What follows belongs to an exercise in optimizing a design on an open flow for small area, a short achievable clock period and few clock cycles; a production flow would make more cautious choices.
Only simulation tests tie the RTL to the original design; equivalence was not proved.
Power and IR drop assume default switching activity.

==> design.v <==
module fp_delay #(parameter STAGES = 1) (
	input clock,
	input [31:0] d,
	output [31:0] q
);
	reg [31:0] pipe [0:STAGES-1];
	integer i;
	always @(posedge clock) begin
		pipe[0] <= d;
		for (i = 1; i < STAGES; i = i + 1)
			pipe[i] <= pipe[i-1];
	end
	assign q = pipe[STAGES-1];
endmodule
module fp_pack(
	input sign,
	input signed [10:0] exp,
	input [23:0] mant,
	input guard, sticky,
	output reg [31:0] result
);
	reg [24:0] rounded;
	reg signed [10:0] e;
	always @(*) begin
		rounded = {1'b0, mant} + {24'd0, guard & (sticky | mant[0])};
		e = exp;
		if (rounded[24]) begin
			rounded = rounded >> 1;
			e = e + 11'sd1;
		end
		if (e <= 0)
			result = {sign, 31'd0};
		else if (e >= 255)
			result = {sign, 8'hff, 23'd0};
		else
			result = {sign, e[7:0], rounded[22:0]};
	end
endmodule
module multiplier(
	input clock,
	input [31:0] dataa, datab,
	output [31:0] result
);
	reg [31:0] a, b;
	always @(posedge clock) begin
		a <= dataa;
		b <= datab;
	end
	wire a_zero = (a[30:23] == 8'd0);
	wire b_zero = (b[30:23] == 8'd0);
	wire sign = a[31] ^ b[31];
	wire [47:0] p = {1'b1, a[22:0]} * {1'b1, b[22:0]};
	wire signed [10:0] e0 = $signed({3'd0, a[30:23]}) + $signed({3'd0, b[30:23]}) - 11'sd127;
	reg [23:0] mant;
	reg guard, sticky;
	reg signed [10:0] exp;
	always @(*) begin
		if (p[47]) begin
			mant = p[47:24];
			guard = p[23];
			sticky = |p[22:0];
			exp = e0 + 11'sd1;
		end else begin
			mant = p[46:23];
			guard = p[22];
			sticky = |p[21:0];
			exp = e0;
		end
	end
	wire [31:0] packed_r;
	fp_pack pk(.sign(sign), .exp(exp), .mant(mant), .guard(guard), .sticky(sticky), .result(packed_r));
	wire [31:0] r = (a_zero | b_zero) ? {sign, 31'd0} : packed_r;
	fp_delay #(.STAGES(10)) dl(.clock(clock), .d(r), .q(result));
endmodule
module divider(
	input clock,
	input [31:0] dataa, datab,
	output [31:0] result
);
	reg [31:0] a, b;
	always @(posedge clock) begin
		a <= dataa;
		b <= datab;
	end
	wire a_zero = (a[30:23] == 8'd0);
	wire b_zero = (b[30:23] == 8'd0);
	wire sign = a[31] ^ b[31];
	wire [23:0] ma = {1'b1, a[22:0]};
	wire [23:0] mb = {1'b1, b[22:0]};
	wire signed [10:0] e0 = $signed({3'd0, a[30:23]}) - $signed({3'd0, b[30:23]}) + 11'sd126;
	reg [25:0] q;
	reg [25:0] rem;
	integer i;
	always @(*) begin
		rem = {2'b00, ma};
		for (i = 25; i >= 0; i = i - 1) begin
			if (rem >= {2'b00, mb}) begin
				q[i] = 1'b1;
				rem = rem - {2'b00, mb};
			end else
				q[i] = 1'b0;
			rem = rem << 1;
		end
	end
	reg [23:0] mant;
	reg guard, sticky;
	reg signed [10:0] exp;
	always @(*) begin
		if (q[25]) begin
			mant = q[25:2];
			guard = q[1];
			sticky = q[0] | (|rem);
			exp = e0 + 11'sd1;
		end else begin
			mant = q[24:1];
			guard = q[0];
			sticky = |rem;
			exp = e0;
		end
	end
	wire [31:0] packed_r;
	fp_pack pk(.sign(sign), .exp(exp), .mant(mant), .guard(guard), .sticky(sticky), .result(packed_r));
	wire [31:0] r = a_zero ? {sign, 31'd0} :
	                b_zero ? {sign, 8'hff, 23'd0} : packed_r;
	fp_delay #(.STAGES(13)) dl(.clock(clock), .d(r), .q(result));
endmodule
module subtractor(
	input clock,
	input [31:0] dataa, datab,
	output [31:0] result
);
	reg [31:0] a, b;
	always @(posedge clock) begin
		a <= dataa;
		b <= datab;
	end
	wire [31:0] nb = {~b[31], b[30:0]};
	wire a_zero = (a[30:23] == 8'd0);
	wire b_zero = (b[30:23] == 8'd0);
	wire swap = (nb[30:0] > a[30:0]);
	wire [31:0] x = swap ? nb : a;
	wire [31:0] y = swap ? a : nb;
	wire [7:0] d = x[30:23] - y[30:23];
	reg [26:0] mx, my, lost;
	reg [27:0] s;
	reg [23:0] mant;
	reg guard, sticky;
	reg signed [10:0] exp;
	reg [4:0] lz;
	integer k;
	always @(*) begin
		mx = {1'b1, x[22:0], 3'b000};
		my = {1'b1, y[22:0], 3'b000};
		if (d >= 8'd27)
			my = 27'd1;
		else begin
			lost = my << (5'd27 - d[4:0]);
			my = (my >> d[4:0]) | {26'd0, |lost};
		end
		exp = $signed({3'd0, x[30:23]});
		if (x[31] == y[31]) begin
			s = {1'b0, mx} + {1'b0, my};
			if (s[27]) begin
				s = {1'b0, s[27:2], s[1] | s[0]};
				exp = exp + 11'sd1;
			end
		end else begin
			s = {1'b0, mx} - {1'b0, my};
			lz = 5'd0;
			for (k = 0; k <= 26; k = k + 1)
				if (s[k])
					lz = 5'd26 - k[4:0];
			s = s << lz;
			exp = exp - $signed({6'd0, lz});
		end
		mant = s[26:3];
		guard = s[2];
		sticky = s[1] | s[0];
	end
	wire [31:0] packed_r;
	fp_pack pk(.sign(x[31]), .exp(exp), .mant(mant), .guard(guard), .sticky(sticky), .result(packed_r));
	wire cancel = (x[31] != y[31]) && (x[30:0] == y[30:0]);
	wire [31:0] r = (a_zero & b_zero) ? {a[31] & nb[31], 31'd0} :
	                a_zero ? nb :
	                b_zero ? a :
	                cancel ? 32'd0 : packed_r;
	fp_delay #(.STAGES(13)) dl(.clock(clock), .d(r), .q(result));
endmodule
`timescale 1ns/1ns
module solveMatrix_controller(
		input clk, program_reset, 
		input start_process,
		output reg end_process,
		input triangular_reached, row_updated, leading_number_found, double_entries_read, double_entries_wrote, rows_swapped,
		input denominator_fetched, division_done, multiply_row_chosen, multiplier_fetched, multiplication_done, type_III_elimination_done,
		output reg data_reset, go_update_row, find_leading_number, read_double_entries, write_double_entries,
		output reg go_fetch_denominator, go_input_divider, choose_multiply_row, go_fetch_multiplier, go_input_multiplier,
		output reg [3:0] current_state, next_state
	);
	localparam PRE_SOLVE = 4'd0,
				  SOLVE_NEW_ROW = 4'd1,
				  FIND_LEADING_NUM = 4'd2, 
				  READ_TWO_ENTRIES = 4'd3,
				  SWAP_TWO_ENTRIES = 4'd4,
				  FETCH_LEADING_NUMBER = 4'd5,
				  INPUT_DIVIDE_ROW = 4'd6,
				  CHOOSE_NEW_ROW_TYPE_III = 4'd7,
				  FETCH_MULTIPLY_NUMBER = 4'd8,
				  INPUT_MULTIPLY_ROW = 4'd9,
				  DONE_SOLVE = 4'd10;
	always @(*) begin: state_table
		next_state = current_state;
		case (current_state)
			PRE_SOLVE:
				next_state = start_process ? SOLVE_NEW_ROW : PRE_SOLVE;
			SOLVE_NEW_ROW:
				next_state = triangular_reached ? DONE_SOLVE : (row_updated ? FIND_LEADING_NUM : SOLVE_NEW_ROW);
			FIND_LEADING_NUM: begin
				if (rows_swapped)
					next_state = FETCH_LEADING_NUMBER;
				else
					next_state = leading_number_found ? READ_TWO_ENTRIES : FIND_LEADING_NUM;
			end
			READ_TWO_ENTRIES: begin
				if (rows_swapped)
					next_state = FETCH_LEADING_NUMBER;
				else
					next_state = double_entries_read ? SWAP_TWO_ENTRIES : READ_TWO_ENTRIES;
			end
			SWAP_TWO_ENTRIES:
				next_state = double_entries_wrote ? READ_TWO_ENTRIES : SWAP_TWO_ENTRIES;
			FETCH_LEADING_NUMBER:
				next_state = denominator_fetched ? INPUT_DIVIDE_ROW : FETCH_LEADING_NUMBER;
			INPUT_DIVIDE_ROW:
				next_state = division_done ? CHOOSE_NEW_ROW_TYPE_III : INPUT_DIVIDE_ROW;
			CHOOSE_NEW_ROW_TYPE_III: begin
				if (type_III_elimination_done)
					next_state = SOLVE_NEW_ROW;
				else
					next_state = multiply_row_chosen ? FETCH_MULTIPLY_NUMBER : CHOOSE_NEW_ROW_TYPE_III;
			end
			FETCH_MULTIPLY_NUMBER:
				next_state = multiplier_fetched ? INPUT_MULTIPLY_ROW : FETCH_MULTIPLY_NUMBER;
			INPUT_MULTIPLY_ROW:
				next_state = multiplication_done ? CHOOSE_NEW_ROW_TYPE_III : INPUT_MULTIPLY_ROW;
		endcase
	end
	always @(*) begin: enable_signals
		data_reset = 0;
		go_update_row = 0;
		find_leading_number = 0;
		read_double_entries = 0;
		write_double_entries = 0;
		go_fetch_denominator = 0;
		go_input_divider = 0;
		choose_multiply_row = 0;
		go_fetch_multiplier = 0;
		go_input_multiplier = 0;
		end_process = 0;
		case (current_state)
			PRE_SOLVE: data_reset = 1;
			SOLVE_NEW_ROW: go_update_row = 1;
			FIND_LEADING_NUM: find_leading_number = 1;
			READ_TWO_ENTRIES: read_double_entries = 1;
			SWAP_TWO_ENTRIES: write_double_entries = 1;
			FETCH_LEADING_NUMBER: go_fetch_denominator = 1;
			INPUT_DIVIDE_ROW: go_input_divider = 1;
			CHOOSE_NEW_ROW_TYPE_III: choose_multiply_row = 1;
			FETCH_MULTIPLY_NUMBER: go_fetch_multiplier = 1;
			INPUT_MULTIPLY_ROW: go_input_multiplier = 1;
			DONE_SOLVE: end_process = 1;
		endcase
	end
	always @(posedge clk) begin: state_FFs
		if (program_reset)
			current_state <= PRE_SOLVE;
		else if (current_state != DONE_SOLVE)			
			current_state <= next_state;
	end
endmodule
module solveMatrix_datapath(
		input [3:0] dimension,
		input clk,
		input data_reset, go_update_row, find_leading_number, read_double_entries, write_double_entries,
		input go_fetch_denominator, go_input_divider, choose_multiply_row, go_fetch_multiplier, go_input_multiplier,
		output reg triangular_reached, row_updated, leading_number_found, double_entries_read, double_entries_wrote, rows_swapped,
		output reg denominator_fetched, division_done, multiply_row_chosen, multiplier_fetched, multiplication_done, type_III_elimination_done, 
		output reg row_normalized,
		input [31:0] matrix_out_a, matrix_out_b,
		output reg [11:0] matrix_addr_a, matrix_addr_b,
		output reg [31:0] matrix_data_a, matrix_data_b,
		output reg matrix_wren_a, matrix_wren_b,
		output reg [31:0] divider_a, divider_b, multiplier_a, multiplier_b, subtractor_a, subtractor_b,
		input [31:0] divider_r, multiplier_r, subtractor_r,
		output reg [4:0] divider_cd, multiplier_cd, subtractor_cd
	);
	reg ram_ready;
	reg triangular_reached_v;
	reg row_updated_v;
	reg leading_number_found_v;
	reg double_entries_read_v;
	reg double_entries_wrote_v;
	reg rows_swapped_v;
	reg denominator_fetched_v;
	reg division_done_v;
	reg multiply_row_chosen_v;
	reg multiplier_fetched_v;
	reg multiplication_done_v;
	reg type_III_elimination_done_v;
	reg [11:0] matrix_addr_a_v;
	reg [11:0] matrix_addr_b_v;
	reg [31:0] matrix_data_a_v;
	reg [31:0] matrix_data_b_v;
	reg matrix_wren_a_v;
	reg matrix_wren_b_v;
	reg [31:0] divider_a_v;
	reg [31:0] divider_b_v;
	reg [31:0] multiplier_a_v;
	reg [31:0] multiplier_b_v;
	reg [31:0] subtractor_a_v;
	reg [31:0] subtractor_b_v;
	reg [4:0] divider_cd_v;
	reg [4:0] multiplier_cd_v;
	reg [4:0] subtractor_cd_v;
	reg [3:0] current_row;
	reg [3:0] row_counter, col_counter;
	wire [3:0] numColumns, numRows;
	assign numRows = dimension;
	assign numColumns = dimension + 1;
	always @(posedge clk) begin
		if (data_reset) begin
			matrix_addr_a_v = 0;
			matrix_addr_b_v = 0;
			matrix_data_a_v = 0;
			matrix_data_b_v = 0;
			matrix_wren_a_v = 0;
			matrix_wren_b_v = 0;
			current_row = 4'b1111;
			row_counter = 0;
			col_counter = 0;
			triangular_reached_v = 0;
			row_updated_v = 0;
			leading_number_found_v = 0;
			double_entries_read_v = 0;
			double_entries_wrote_v = 0;
			rows_swapped_v = 0;
			denominator_fetched_v = 0;
			division_done_v = 0;
			multiply_row_chosen_v = 0;
			multiplier_fetched_v = 0;
			multiplication_done_v = 0;
			type_III_elimination_done_v = 0;
			ram_ready <= 0;
			divider_cd_v = 0;
		end
		if (~triangular_reached_v & ~row_updated_v & go_update_row) begin
			type_III_elimination_done_v = 0;
			current_row = current_row + 1;
			if (current_row == dimension) begin
				triangular_reached_v = 1;
			end 
			else begin
				row_counter = current_row;
				matrix_wren_a_v = 0;
				matrix_addr_a_v = row_counter * numColumns + current_row;  
				ram_ready <= 0;
				row_updated_v = 1;
			end
		end
		if (~leading_number_found_v & find_leading_number) begin
			row_updated_v = 0;
			ram_ready <= 1;
			if (ram_ready) begin
				if (matrix_out_a) begin	
					if (row_counter == current_row) begin
						rows_swapped_v = 1;
						matrix_addr_b_v = current_row * numColumns + current_row;  
						matrix_wren_b_v = 0;
						ram_ready <= 0;
					end
					else begin
						col_counter = 4'b1111;
						matrix_addr_a_v = (row_counter - 1) * numColumns + current_row - 1;   
						matrix_addr_b_v = current_row * numColumns + current_row - 1;   
						matrix_wren_a_v = 0;
						matrix_wren_b_v = 0;
						matrix_data_a_v = 0;
						matrix_data_b_v = 0;
						leading_number_found_v = 1;
					end
				end 
				else begin
					row_counter = row_counter + 1;
					matrix_addr_a_v = matrix_addr_a_v + numColumns;  
				end
			end
		end
		if (~rows_swapped_v & ~double_entries_read_v & read_double_entries) begin
			leading_number_found_v = 0;
			ram_ready <= 0;
			double_entries_wrote_v = 0;
			matrix_wren_a_v = 0;
			matrix_wren_b_v = 0;
			col_counter = col_counter + 1;
			if (col_counter + current_row == numColumns) begin
				rows_swapped_v = 1;
				matrix_addr_b_v = current_row * numColumns + current_row;  
				matrix_wren_b_v = 0;
				ram_ready <= 0;
			end
			else begin
				matrix_addr_a_v = matrix_addr_a_v + 1;
				matrix_addr_b_v = matrix_addr_b_v + 1;
				double_entries_read_v = 1;
			end
		end
		if (~double_entries_wrote_v & write_double_entries) begin
			double_entries_read_v = 0;
			matrix_data_b_v = matrix_out_a;
			matrix_data_a_v = matrix_out_b;
			matrix_wren_a_v = 1;
			matrix_wren_b_v = 1;
			double_entries_wrote_v = 1;
		end
		if (~denominator_fetched_v & go_fetch_denominator) begin
			rows_swapped_v = 0;
			ram_ready <= 1;
			if (ram_ready) begin
				denominator_fetched_v = 1;
				divider_b_v = matrix_out_b;
				matrix_addr_a_v = current_row * numColumns + current_row;
				matrix_wren_a_v = 0;
				col_counter = current_row - 1;
				ram_ready <= 0;
				divider_cd_v = 16;
			end
		end
		if (~division_done_v & go_input_divider) begin
			denominator_fetched_v = 0;
			ram_ready <= 1;
			matrix_addr_a_v = matrix_addr_a_v + 1;
			if (ram_ready) begin
				divider_a_v = matrix_out_a;
			end
			if (divider_cd_v) begin
				divider_cd_v = divider_cd_v - 1;
			end
			else begin
				col_counter = col_counter + 1;
				matrix_addr_b_v = current_row * numColumns + col_counter;
				matrix_data_b_v = divider_r;
				matrix_wren_b_v	= 1;
				if (col_counter == numColumns) begin
					division_done_v = 1;
					matrix_wren_b_v = 0;
					ram_ready <= 0;
					row_counter = 4'b1111;
				end
			end
		end
		if (~type_III_elimination_done_v & ~multiply_row_chosen_v & choose_multiply_row) begin
			division_done_v = 0;
			multiplication_done_v = 0;
			row_counter = row_counter + 1;
			if (row_counter == current_row)
				row_counter = row_counter + 1;
			if (row_counter == dimension) begin
				type_III_elimination_done_v = 1;
			end
			else begin
				multiply_row_chosen_v = 1;
				matrix_addr_b_v = row_counter * numColumns + current_row; 
				matrix_wren_b_v = 0;
				ram_ready <= 0;
			end
		end
		if (~multiplier_fetched_v & go_fetch_multiplier) begin
			multiply_row_chosen_v = 0;
			ram_ready <= 1;
			if (ram_ready) begin
				multiplier_fetched_v = 1;
				multiplier_b_v = matrix_out_b;  
				matrix_addr_a_v = current_row * numColumns;
				matrix_wren_a_v = 0;
				col_counter = 4'b1111;
				matrix_addr_b_v = row_counter * numColumns;
				matrix_wren_b_v = 0;
				ram_ready <= 0;
				multiplier_cd_v = 12;
				subtractor_cd_v = 16;
			end
		end
		if (~multiplication_done_v & go_input_multiplier) begin
			multiplier_fetched_v = 0;
			ram_ready <= 1;
			if (ram_ready) begin
				multiplier_a_v = matrix_out_a;
			end
			if (multiplier_cd_v) begin
				multiplier_cd_v = multiplier_cd_v - 1;
				matrix_addr_a_v = matrix_addr_a_v + 1;
			end
			else begin
				matrix_addr_b_v = matrix_addr_b_v + 1;
				subtractor_a_v = matrix_out_b;
				subtractor_b_v = multiplier_r;
				if (subtractor_cd_v) begin
					subtractor_cd_v = subtractor_cd_v - 1;
					matrix_addr_a_v = row_counter * numColumns - 1;
					matrix_wren_a_v = 0;
					col_counter = 4'b1111;
				end
				else begin
					matrix_addr_a_v = matrix_addr_a_v + 1;
					matrix_data_a_v = subtractor_r;
					matrix_wren_a_v = 1;
					col_counter = col_counter + 1;
					if (col_counter == numColumns) begin
						multiplication_done_v = 1;
						matrix_wren_a_v = 0;
						ram_ready <= 0;
					end
				end
			end
		end
		triangular_reached <= triangular_reached_v;
		row_updated <= row_updated_v;
		leading_number_found <= leading_number_found_v;
		double_entries_read <= double_entries_read_v;
		double_entries_wrote <= double_entries_wrote_v;
		rows_swapped <= rows_swapped_v;
		denominator_fetched <= denominator_fetched_v;
		division_done <= division_done_v;
		multiply_row_chosen <= multiply_row_chosen_v;
		multiplier_fetched <= multiplier_fetched_v;
		multiplication_done <= multiplication_done_v;
		type_III_elimination_done <= type_III_elimination_done_v;
		matrix_addr_a <= matrix_addr_a_v;
		matrix_addr_b <= matrix_addr_b_v;
		matrix_data_a <= matrix_data_a_v;
		matrix_data_b <= matrix_data_b_v;
		matrix_wren_a <= matrix_wren_a_v;
		matrix_wren_b <= matrix_wren_b_v;
		divider_a <= divider_a_v;
		divider_b <= divider_b_v;
		multiplier_a <= multiplier_a_v;
		multiplier_b <= multiplier_b_v;
		subtractor_a <= subtractor_a_v;
		subtractor_b <= subtractor_b_v;
		divider_cd <= divider_cd_v;
		multiplier_cd <= multiplier_cd_v;
		subtractor_cd <= subtractor_cd_v;
	end
endmodule
`timescale 1ns/1ns
module solveMatrix_main(
		output [3:0] cs, ns,
		input clk, program_reset,
		input start_process,
		output end_process,
		output [11:0] matrix_addr_a, matrix_addr_b, 
		output [31:0] matrix_data_a, matrix_data_b,
		output matrix_wren_a, matrix_wren_b,
		input [31:0] matrix_out_a, matrix_out_b,
		input [3:0] dimension
	);
	wire triangular_reached, row_updated, leading_number_found, double_entries_read, double_entries_wrote, rows_swapped;
	wire denominator_fetched, division_done, multiply_row_chosen, multiplier_fetched, multiplication_done, type_III_elimination_done;
	wire data_reset, go_update_row, find_leading_number, read_double_entries, write_double_entries;
	wire go_fetch_denominator, go_input_divider, choose_multiply_row, go_fetch_multiplier, go_input_multiplier;
	wire [31:0] divider_a, divider_b, divider_r;
	wire [31:0] multiplier_a, multiplier_b, multiplier_r;
	wire [31:0] subtractor_a, subtractor_b, subtractor_r;
	wire [4:0] divider_cd, multiplier_cd, subtractor_cd;
	solveMatrix_controller Ctrl_7(
		.current_state(cs),
		.next_state(ns),
		.clk(clk),
		.program_reset(program_reset), 
		.start_process(start_process),
		.end_process(end_process),
		.triangular_reached(triangular_reached),
		.row_updated(row_updated),
		.leading_number_found(leading_number_found),
		.double_entries_read(double_entries_read),
		.double_entries_wrote(double_entries_wrote),
		.rows_swapped(rows_swapped),
		.denominator_fetched(denominator_fetched),
		.division_done(division_done),
		.multiply_row_chosen(multiply_row_chosen),
		.multiplier_fetched(multiplier_fetched),
		.multiplication_done(multiplication_done),
		.type_III_elimination_done(type_III_elimination_done),
		.data_reset(data_reset),
		.go_update_row(go_update_row),
		.find_leading_number(find_leading_number),
		.read_double_entries(read_double_entries),
		.write_double_entries(write_double_entries),
		.go_fetch_denominator(go_fetch_denominator),
		.go_input_divider(go_input_divider),
		.choose_multiply_row(choose_multiply_row),
		.go_fetch_multiplier(go_fetch_multiplier),
		.go_input_multiplier(go_input_multiplier)
	);
	solveMatrix_datapath Data_7(
		.dimension(dimension),
		.clk(clk),
		.data_reset(data_reset),
		.go_update_row(go_update_row),
		.find_leading_number(find_leading_number),
		.read_double_entries(read_double_entries),
		.write_double_entries(write_double_entries),
		.go_fetch_denominator(go_fetch_denominator),
		.go_input_divider(go_input_divider),
		.choose_multiply_row(choose_multiply_row),
		.go_fetch_multiplier(go_fetch_multiplier),
		.go_input_multiplier(go_input_multiplier),
		.triangular_reached(triangular_reached),
		.row_updated(row_updated),
		.leading_number_found(leading_number_found),
		.double_entries_read(double_entries_read),
		.double_entries_wrote(double_entries_wrote),
		.rows_swapped(rows_swapped),
		.denominator_fetched(denominator_fetched),
		.division_done(division_done),
		.multiply_row_chosen(multiply_row_chosen),
		.multiplier_fetched(multiplier_fetched),
		.multiplication_done(multiplication_done),
		.type_III_elimination_done(type_III_elimination_done),
		.matrix_addr_a(matrix_addr_a), 
		.matrix_addr_b(matrix_addr_b),
		.matrix_data_a(matrix_data_a),
		.matrix_data_b(matrix_data_b),
		.matrix_wren_a(matrix_wren_a),
		.matrix_wren_b(matrix_wren_b),
		.matrix_out_a(matrix_out_a),
		.matrix_out_b(matrix_out_b),
		.divider_a(divider_a),
		.divider_b(divider_b),
		.divider_r(divider_r),
		.divider_cd(divider_cd),
		.multiplier_a(multiplier_a),
		.multiplier_b(multiplier_b),
		.multiplier_r(multiplier_r),
		.multiplier_cd(multiplier_cd),
		.subtractor_a(subtractor_a),
		.subtractor_b(subtractor_b),
		.subtractor_r(subtractor_r),
		.subtractor_cd(subtractor_cd)
	);
	divider Stage7_divide(
		.clock(clk),
		.dataa(divider_a),
		.datab(divider_b),
		.result(divider_r)
	);
	multiplier Stage7_multiply(
		.clock(clk),
		.dataa(multiplier_a),
		.datab(multiplier_b),
		.result(multiplier_r)
	);
	subtractor Stage7_subtractor(
		.clock(clk),
		.dataa(subtractor_a),
		.datab(subtractor_b),
		.result(subtractor_r)
	);
endmodule
module solve_matrix(
	input clk,
	input program_reset,
	input start_process,
	output end_process,
	input [3:0] dimension,
	output [11:0] matrix_addr_a, matrix_addr_b,
	output [31:0] matrix_data_a, matrix_data_b,
	output matrix_wren_a, matrix_wren_b,
	input [31:0] matrix_out_a, matrix_out_b
);
	wire [3:0] cs, ns;
	solveMatrix_main solver(
		.cs(cs),
		.ns(ns),
		.clk(clk),
		.program_reset(program_reset),
		.start_process(start_process),
		.end_process(end_process),
		.matrix_addr_a(matrix_addr_a),
		.matrix_addr_b(matrix_addr_b),
		.matrix_data_a(matrix_data_a),
		.matrix_data_b(matrix_data_b),
		.matrix_wren_a(matrix_wren_a),
		.matrix_wren_b(matrix_wren_b),
		.matrix_out_a(matrix_out_a),
		.matrix_out_b(matrix_out_b),
		.dimension(dimension)
	);
endmodule
==> run.sh <==
#!/bin/bash
# synth_recipe.tcl (not shown) runs the flow's synth.tcl, then flattens the netlist and writes it again
# the make line also repeats each setting of config.mk as NAME=value (left out here)
make -C /OpenROAD-flow-scripts/flow DESIGN_CONFIG=/design/flow/config.mk WORK_HOME=/design/flow/orfs CLKGATE_MAP_FILE= SYNTH_SCRIPT=/design/flow/synth_recipe.tcl finish
==> config.mk <==
export PLATFORM = sky130hd
export DESIGN_NAME = solve_matrix
export DESIGN_NICKNAME = solve_matrix
export VERILOG_FILES = /design/flow/design.v
export SDC_FILE = /design/flow/constraint.sdc
export NUM_CORES = 4
export LEC_CHECK = 0
export CAP_MARGIN = 40
export CORE_MARGIN = 2
export CORE_UTILIZATION = 40
export SLEW_MARGIN = 30
==> constraint.sdc <==
create_clock -name core_clock -period 115.0 [get_ports {clk}]
set_input_delay 23.0000 -clock core_clock [delete_from_list [all_inputs] [get_ports {clk}]]
set_output_delay 23.0000 -clock core_clock [all_outputs]
set_load 0.01 [all_outputs]
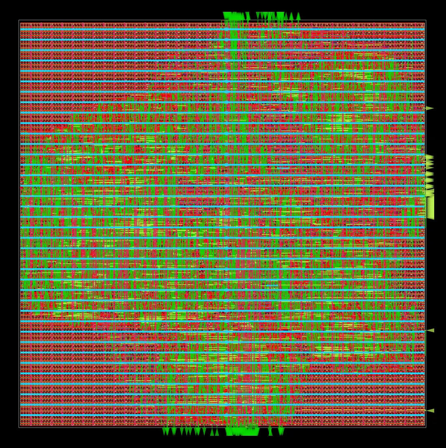
Figure 1: finished layout with every layer on.
Routed WL: 338000 microns
utilization after layout: 45.6%
filler-free cell count of the finished design: 16500
FP Rows: 193

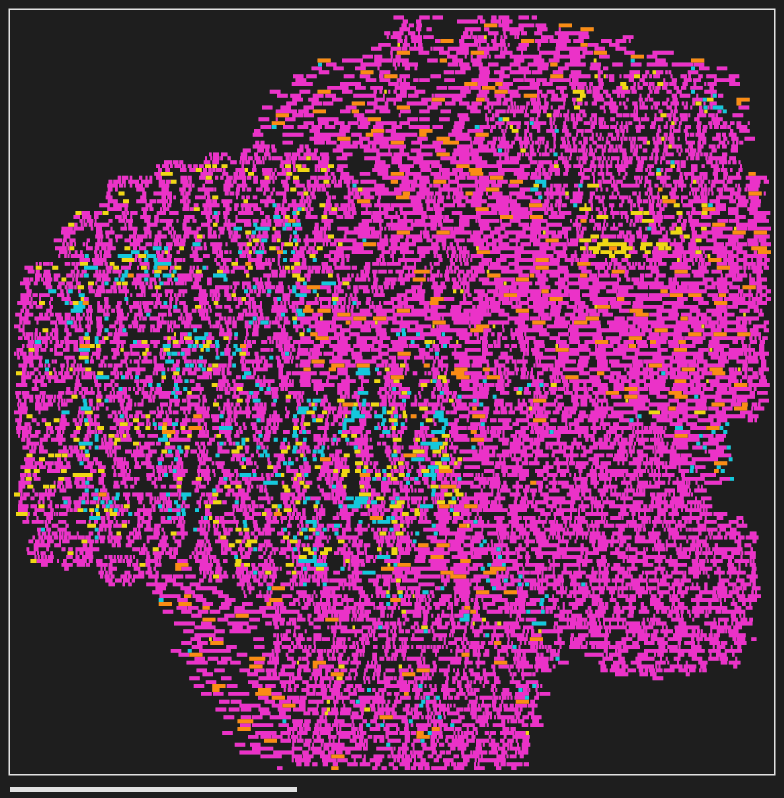
Figure 2: cells by drive strength.
Bar = 200 microns.
[yellow] x2 | cells: 476 | share: 3.7%
[magenta] x1 and smaller | cells: 11577 | share: 90%
[orange] x6 and larger | cells: 261 | share: 2.0%
[cyan] x3 and x4 | cells: 491 | share: 3.8%

==> metrics.cfg <==
[yosys]
synth_area_sq_mm=0.111
synth-main-ff-cell=dfxtp_1
yosys_warnings=10
synthCells=12300
async_flop_share_pct=0
synth_common_cells=dfxtp_1, nand2_1, inv_1
yosys.area.top_type=dfxtp_1
synth_top_cell_area_share_pct=26.8
synth_edf_count=192
ys_types=137
syn-num-nets=14000

[critical_path]
endpoint=solver.Stage7_divide.dl.pipe[0][4]
crit_type=reg2reg
slowest_delay_ns=0.80
reg2reg_setup_slack_ns=6.92
startpoint=solver.Stage7_divide.a[22]
cp.depth=613
crit_required_ns=115.68
slowest_stage=o21ai_0
critPathArrivalTime_ns=108.76
cp_num_buf_inv=24
critPathTopFamily=compound AO/OA/AOI/OAI gates

[job]
max-cap-violations=0

[route]
route.detailed.drc=0
vias_per_cell=5.44
vias=89800
drt_iter0_markers=6526
drtPass1Iterations=5

[floorplan]
dieArea_sq_mm=0.283
die_x_microns=532
ios=162
die_h_microns=532

[pwr]
clock_power_share_pct=0.2
pwr_density_cell_mw_per_mm2=1860
powerClk_uw=542
p_leak_uw=0.0556
comb-power_uw=233000
swShare_pct=56.0
combPwrFrac_pct=99.5
maxPowerGroup=combinational logic
p_sw_uw=131000
peakVddDrop_mv=4.84

[clocking]
clk_pin_slew_ns=0.07
ctsHoldBuffers=0
cts_made_buffers=170
cts_max_level=4
cts_num_sinks=1681
clk_path_buf_depth=4

[final_layout]
drive_above_1_share_pct=9.59
reg_top3=solver.Stage7_divide.dl.pipe: 416 flops, solver.Stage7_subtractor.dl.pipe: 416 flops, solver.Stage7_multiply.dl.pipe: 320 flops
area_growth_pct=13.3
design_area_sq_mm=0.126
fillers=26800

[timing]
slew_headroom_pct=30.0
timing.final.setup_violations=0
max_freq_ghz=0.00925
worst_slew_pin_slew_ns=1.05
skew_ns=0.121
setup_tns_ns=0
slew_viol_final=0

[placement]
hpwl_microns=252000
dpl_cell_area_sq_mm=0.118
io_buffer_count=161
gp_congestion=0.966

[global_route]
busiest_layer=met2
grt_util_met1_pct=29.7
grt_antenna_before_repair=19
grt_use_total_pct=23.0
use_met2_pct=38.6
grtUsageMet3_pct=2.90
grt_pass1_wl_microns=510000

[min_path]
worstHoldStart=solver.Stage7_multiply.dl.pipe[3][2]
holdPathStages=0
hold_end=solver.Stage7_multiply.dl.pipe[4][2]

[outcome]
status=no timing/DRC/antenna violations

Testbench counts, summed over its fixed seeds: cycles 460,402.
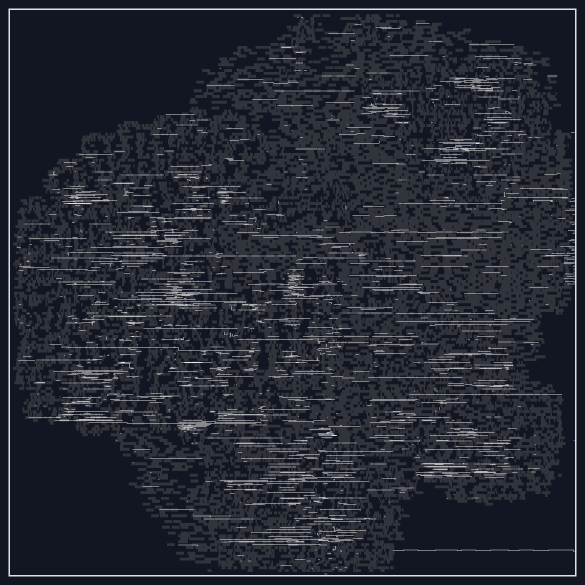
Figure 3: signal wires on met3.
Cells faint in the background.
nets with wire on the layer: 911
wire length on this layer: 19800 microns

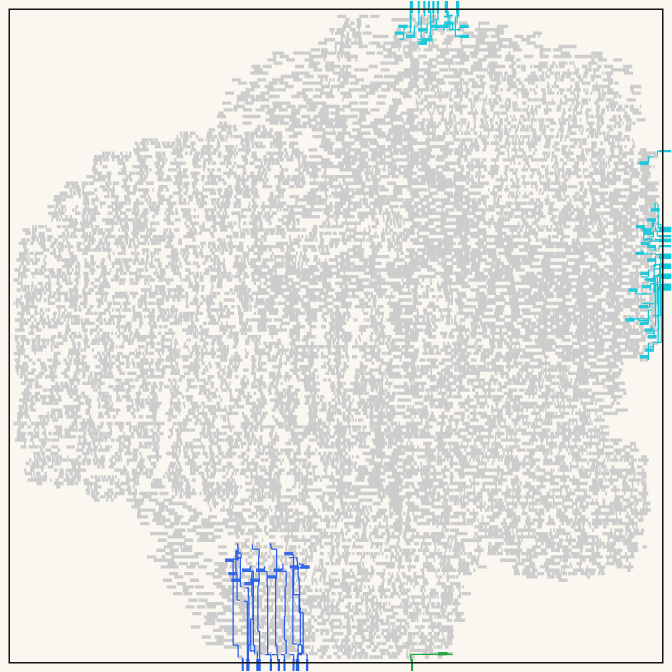
Figure 4: nets reached from selected ports.
[green] `end_process` | direction: output | end cells: 1 | buffers: 1 | wire: 43.7 microns
[blue] `matrix_addr_b` | direction: output | end cells: 12 | buffers: 12 | wire: 1150 microns
[cyan] `matrix_data_a` | direction: output | end cells: 32 | buffers: 32 | wire: 963 microns

## per-stage QoR
step                      cells  total power, uW  utilization (%)  setup slack [ns]  hold slack, ns
after floorplan           12300           222000                -            0.0473           0.310
after global placement    16100           209000             42.7              1.61           0.310
after detailed placement  16100           210000             42.8             0.889           0.312
after CTS                 16400           212000             44.8             0.408           0.269
after global routing      16500           241000             45.6            -0.456           0.283
final                     16500           234000             45.6              6.92           0.267
## repair_timing
| item | CTS | global route |
|---|---|---|
| setup buffers | 0 | 119 |
| endpoints found under the setup margin | 0 | 31 |
| gates resized for setup | 0 | 278 |
## cell families (layout without fill, tap and decap cells)
group / after synthesis / in the layout / share of synthesized area, %
AOI/OAI and AO/OA: 2820 / 2822 / 16.6
xor gates and xnor gates: 715 / 715 / 5.64
adders and majority gates: 1572 / 1572 / 21.4
buffers and inverters: 1446 / 1913 / 4.94
DFF: 1681 / 1681 / 32.0
muxes: 370 / 370 / 3.76
other: 0 / 6 / 0
and+or+nand+nor: 3727 / 3732 / 15.7
## cell type report
cell class	count	area, sq um	share of cell area (%)
Clock buffer	236	4840	3.84
Sequential cell	1681	35600	28.2
Antenna cell	6	15.0	0.0119
Tap cell	3705	4640	3.68
Inverter	1039	3920	3.11
Multi-Input combinational cell	9211	71500	56.7
Timing Repair Buffer	571	4920	3.90
Clock inverter	67	683	0.542
## layout by cell type (no fill, tap or decap), drive strengths merged, types with 237 or more instances in the layout
cell	Yosys	layout
o21ai	570	570
dfxtp	1489	1489
nand3	281	281
clkbuf	325	240
inv	1034	1044
ha	1023	1023
o21a	237	237
buf	82	404
xnor2	467	467
fa	547	547
nor2	904	905
a21o	342	342
xor2	247	247
a21oi	714	715
nand2	1281	1283
and2	331	331
## layer usage
metal / routed length, microns / share of wire [%]
met3: 19800 / 5.8
met4: 16000 / 4.7
met5: 26 / 0.0077
met2: 157000 / 46
met1: 145000 / 43

## port drivers added, routing unchanged
Ports are ideal in the flow. The routed layout listed here was re-timed in OpenROAD.
Step 1, drivers: a clkbuf_16 drives clk and a buf_2 each remaining input, both assumed.
Step 2 adds t to the input delays and takes it off the output delays; t is the mean of the earliest and latest rising clock arrival at the registers after step 1. Input paths then give back, and output paths get back, about the clock's delay inside the block.
a / b / c = no drivers / after step 1 / after step 2; a / b = the first two.
t (ns): 0.887
setup slack, ns: 6.920 / 6.920 / 6.920
hold WS [ns]: 0.267 / 0.267 / 0.267
slew at the worst register clock pin (ns): 0.08 / 0.08
worst data-port slew with drivers (ns): 0.17
After both steps this run still meets setup and hold. The setup slack of this run moves by 0.000 ns with the drivers and by 0.000 ns with both steps.
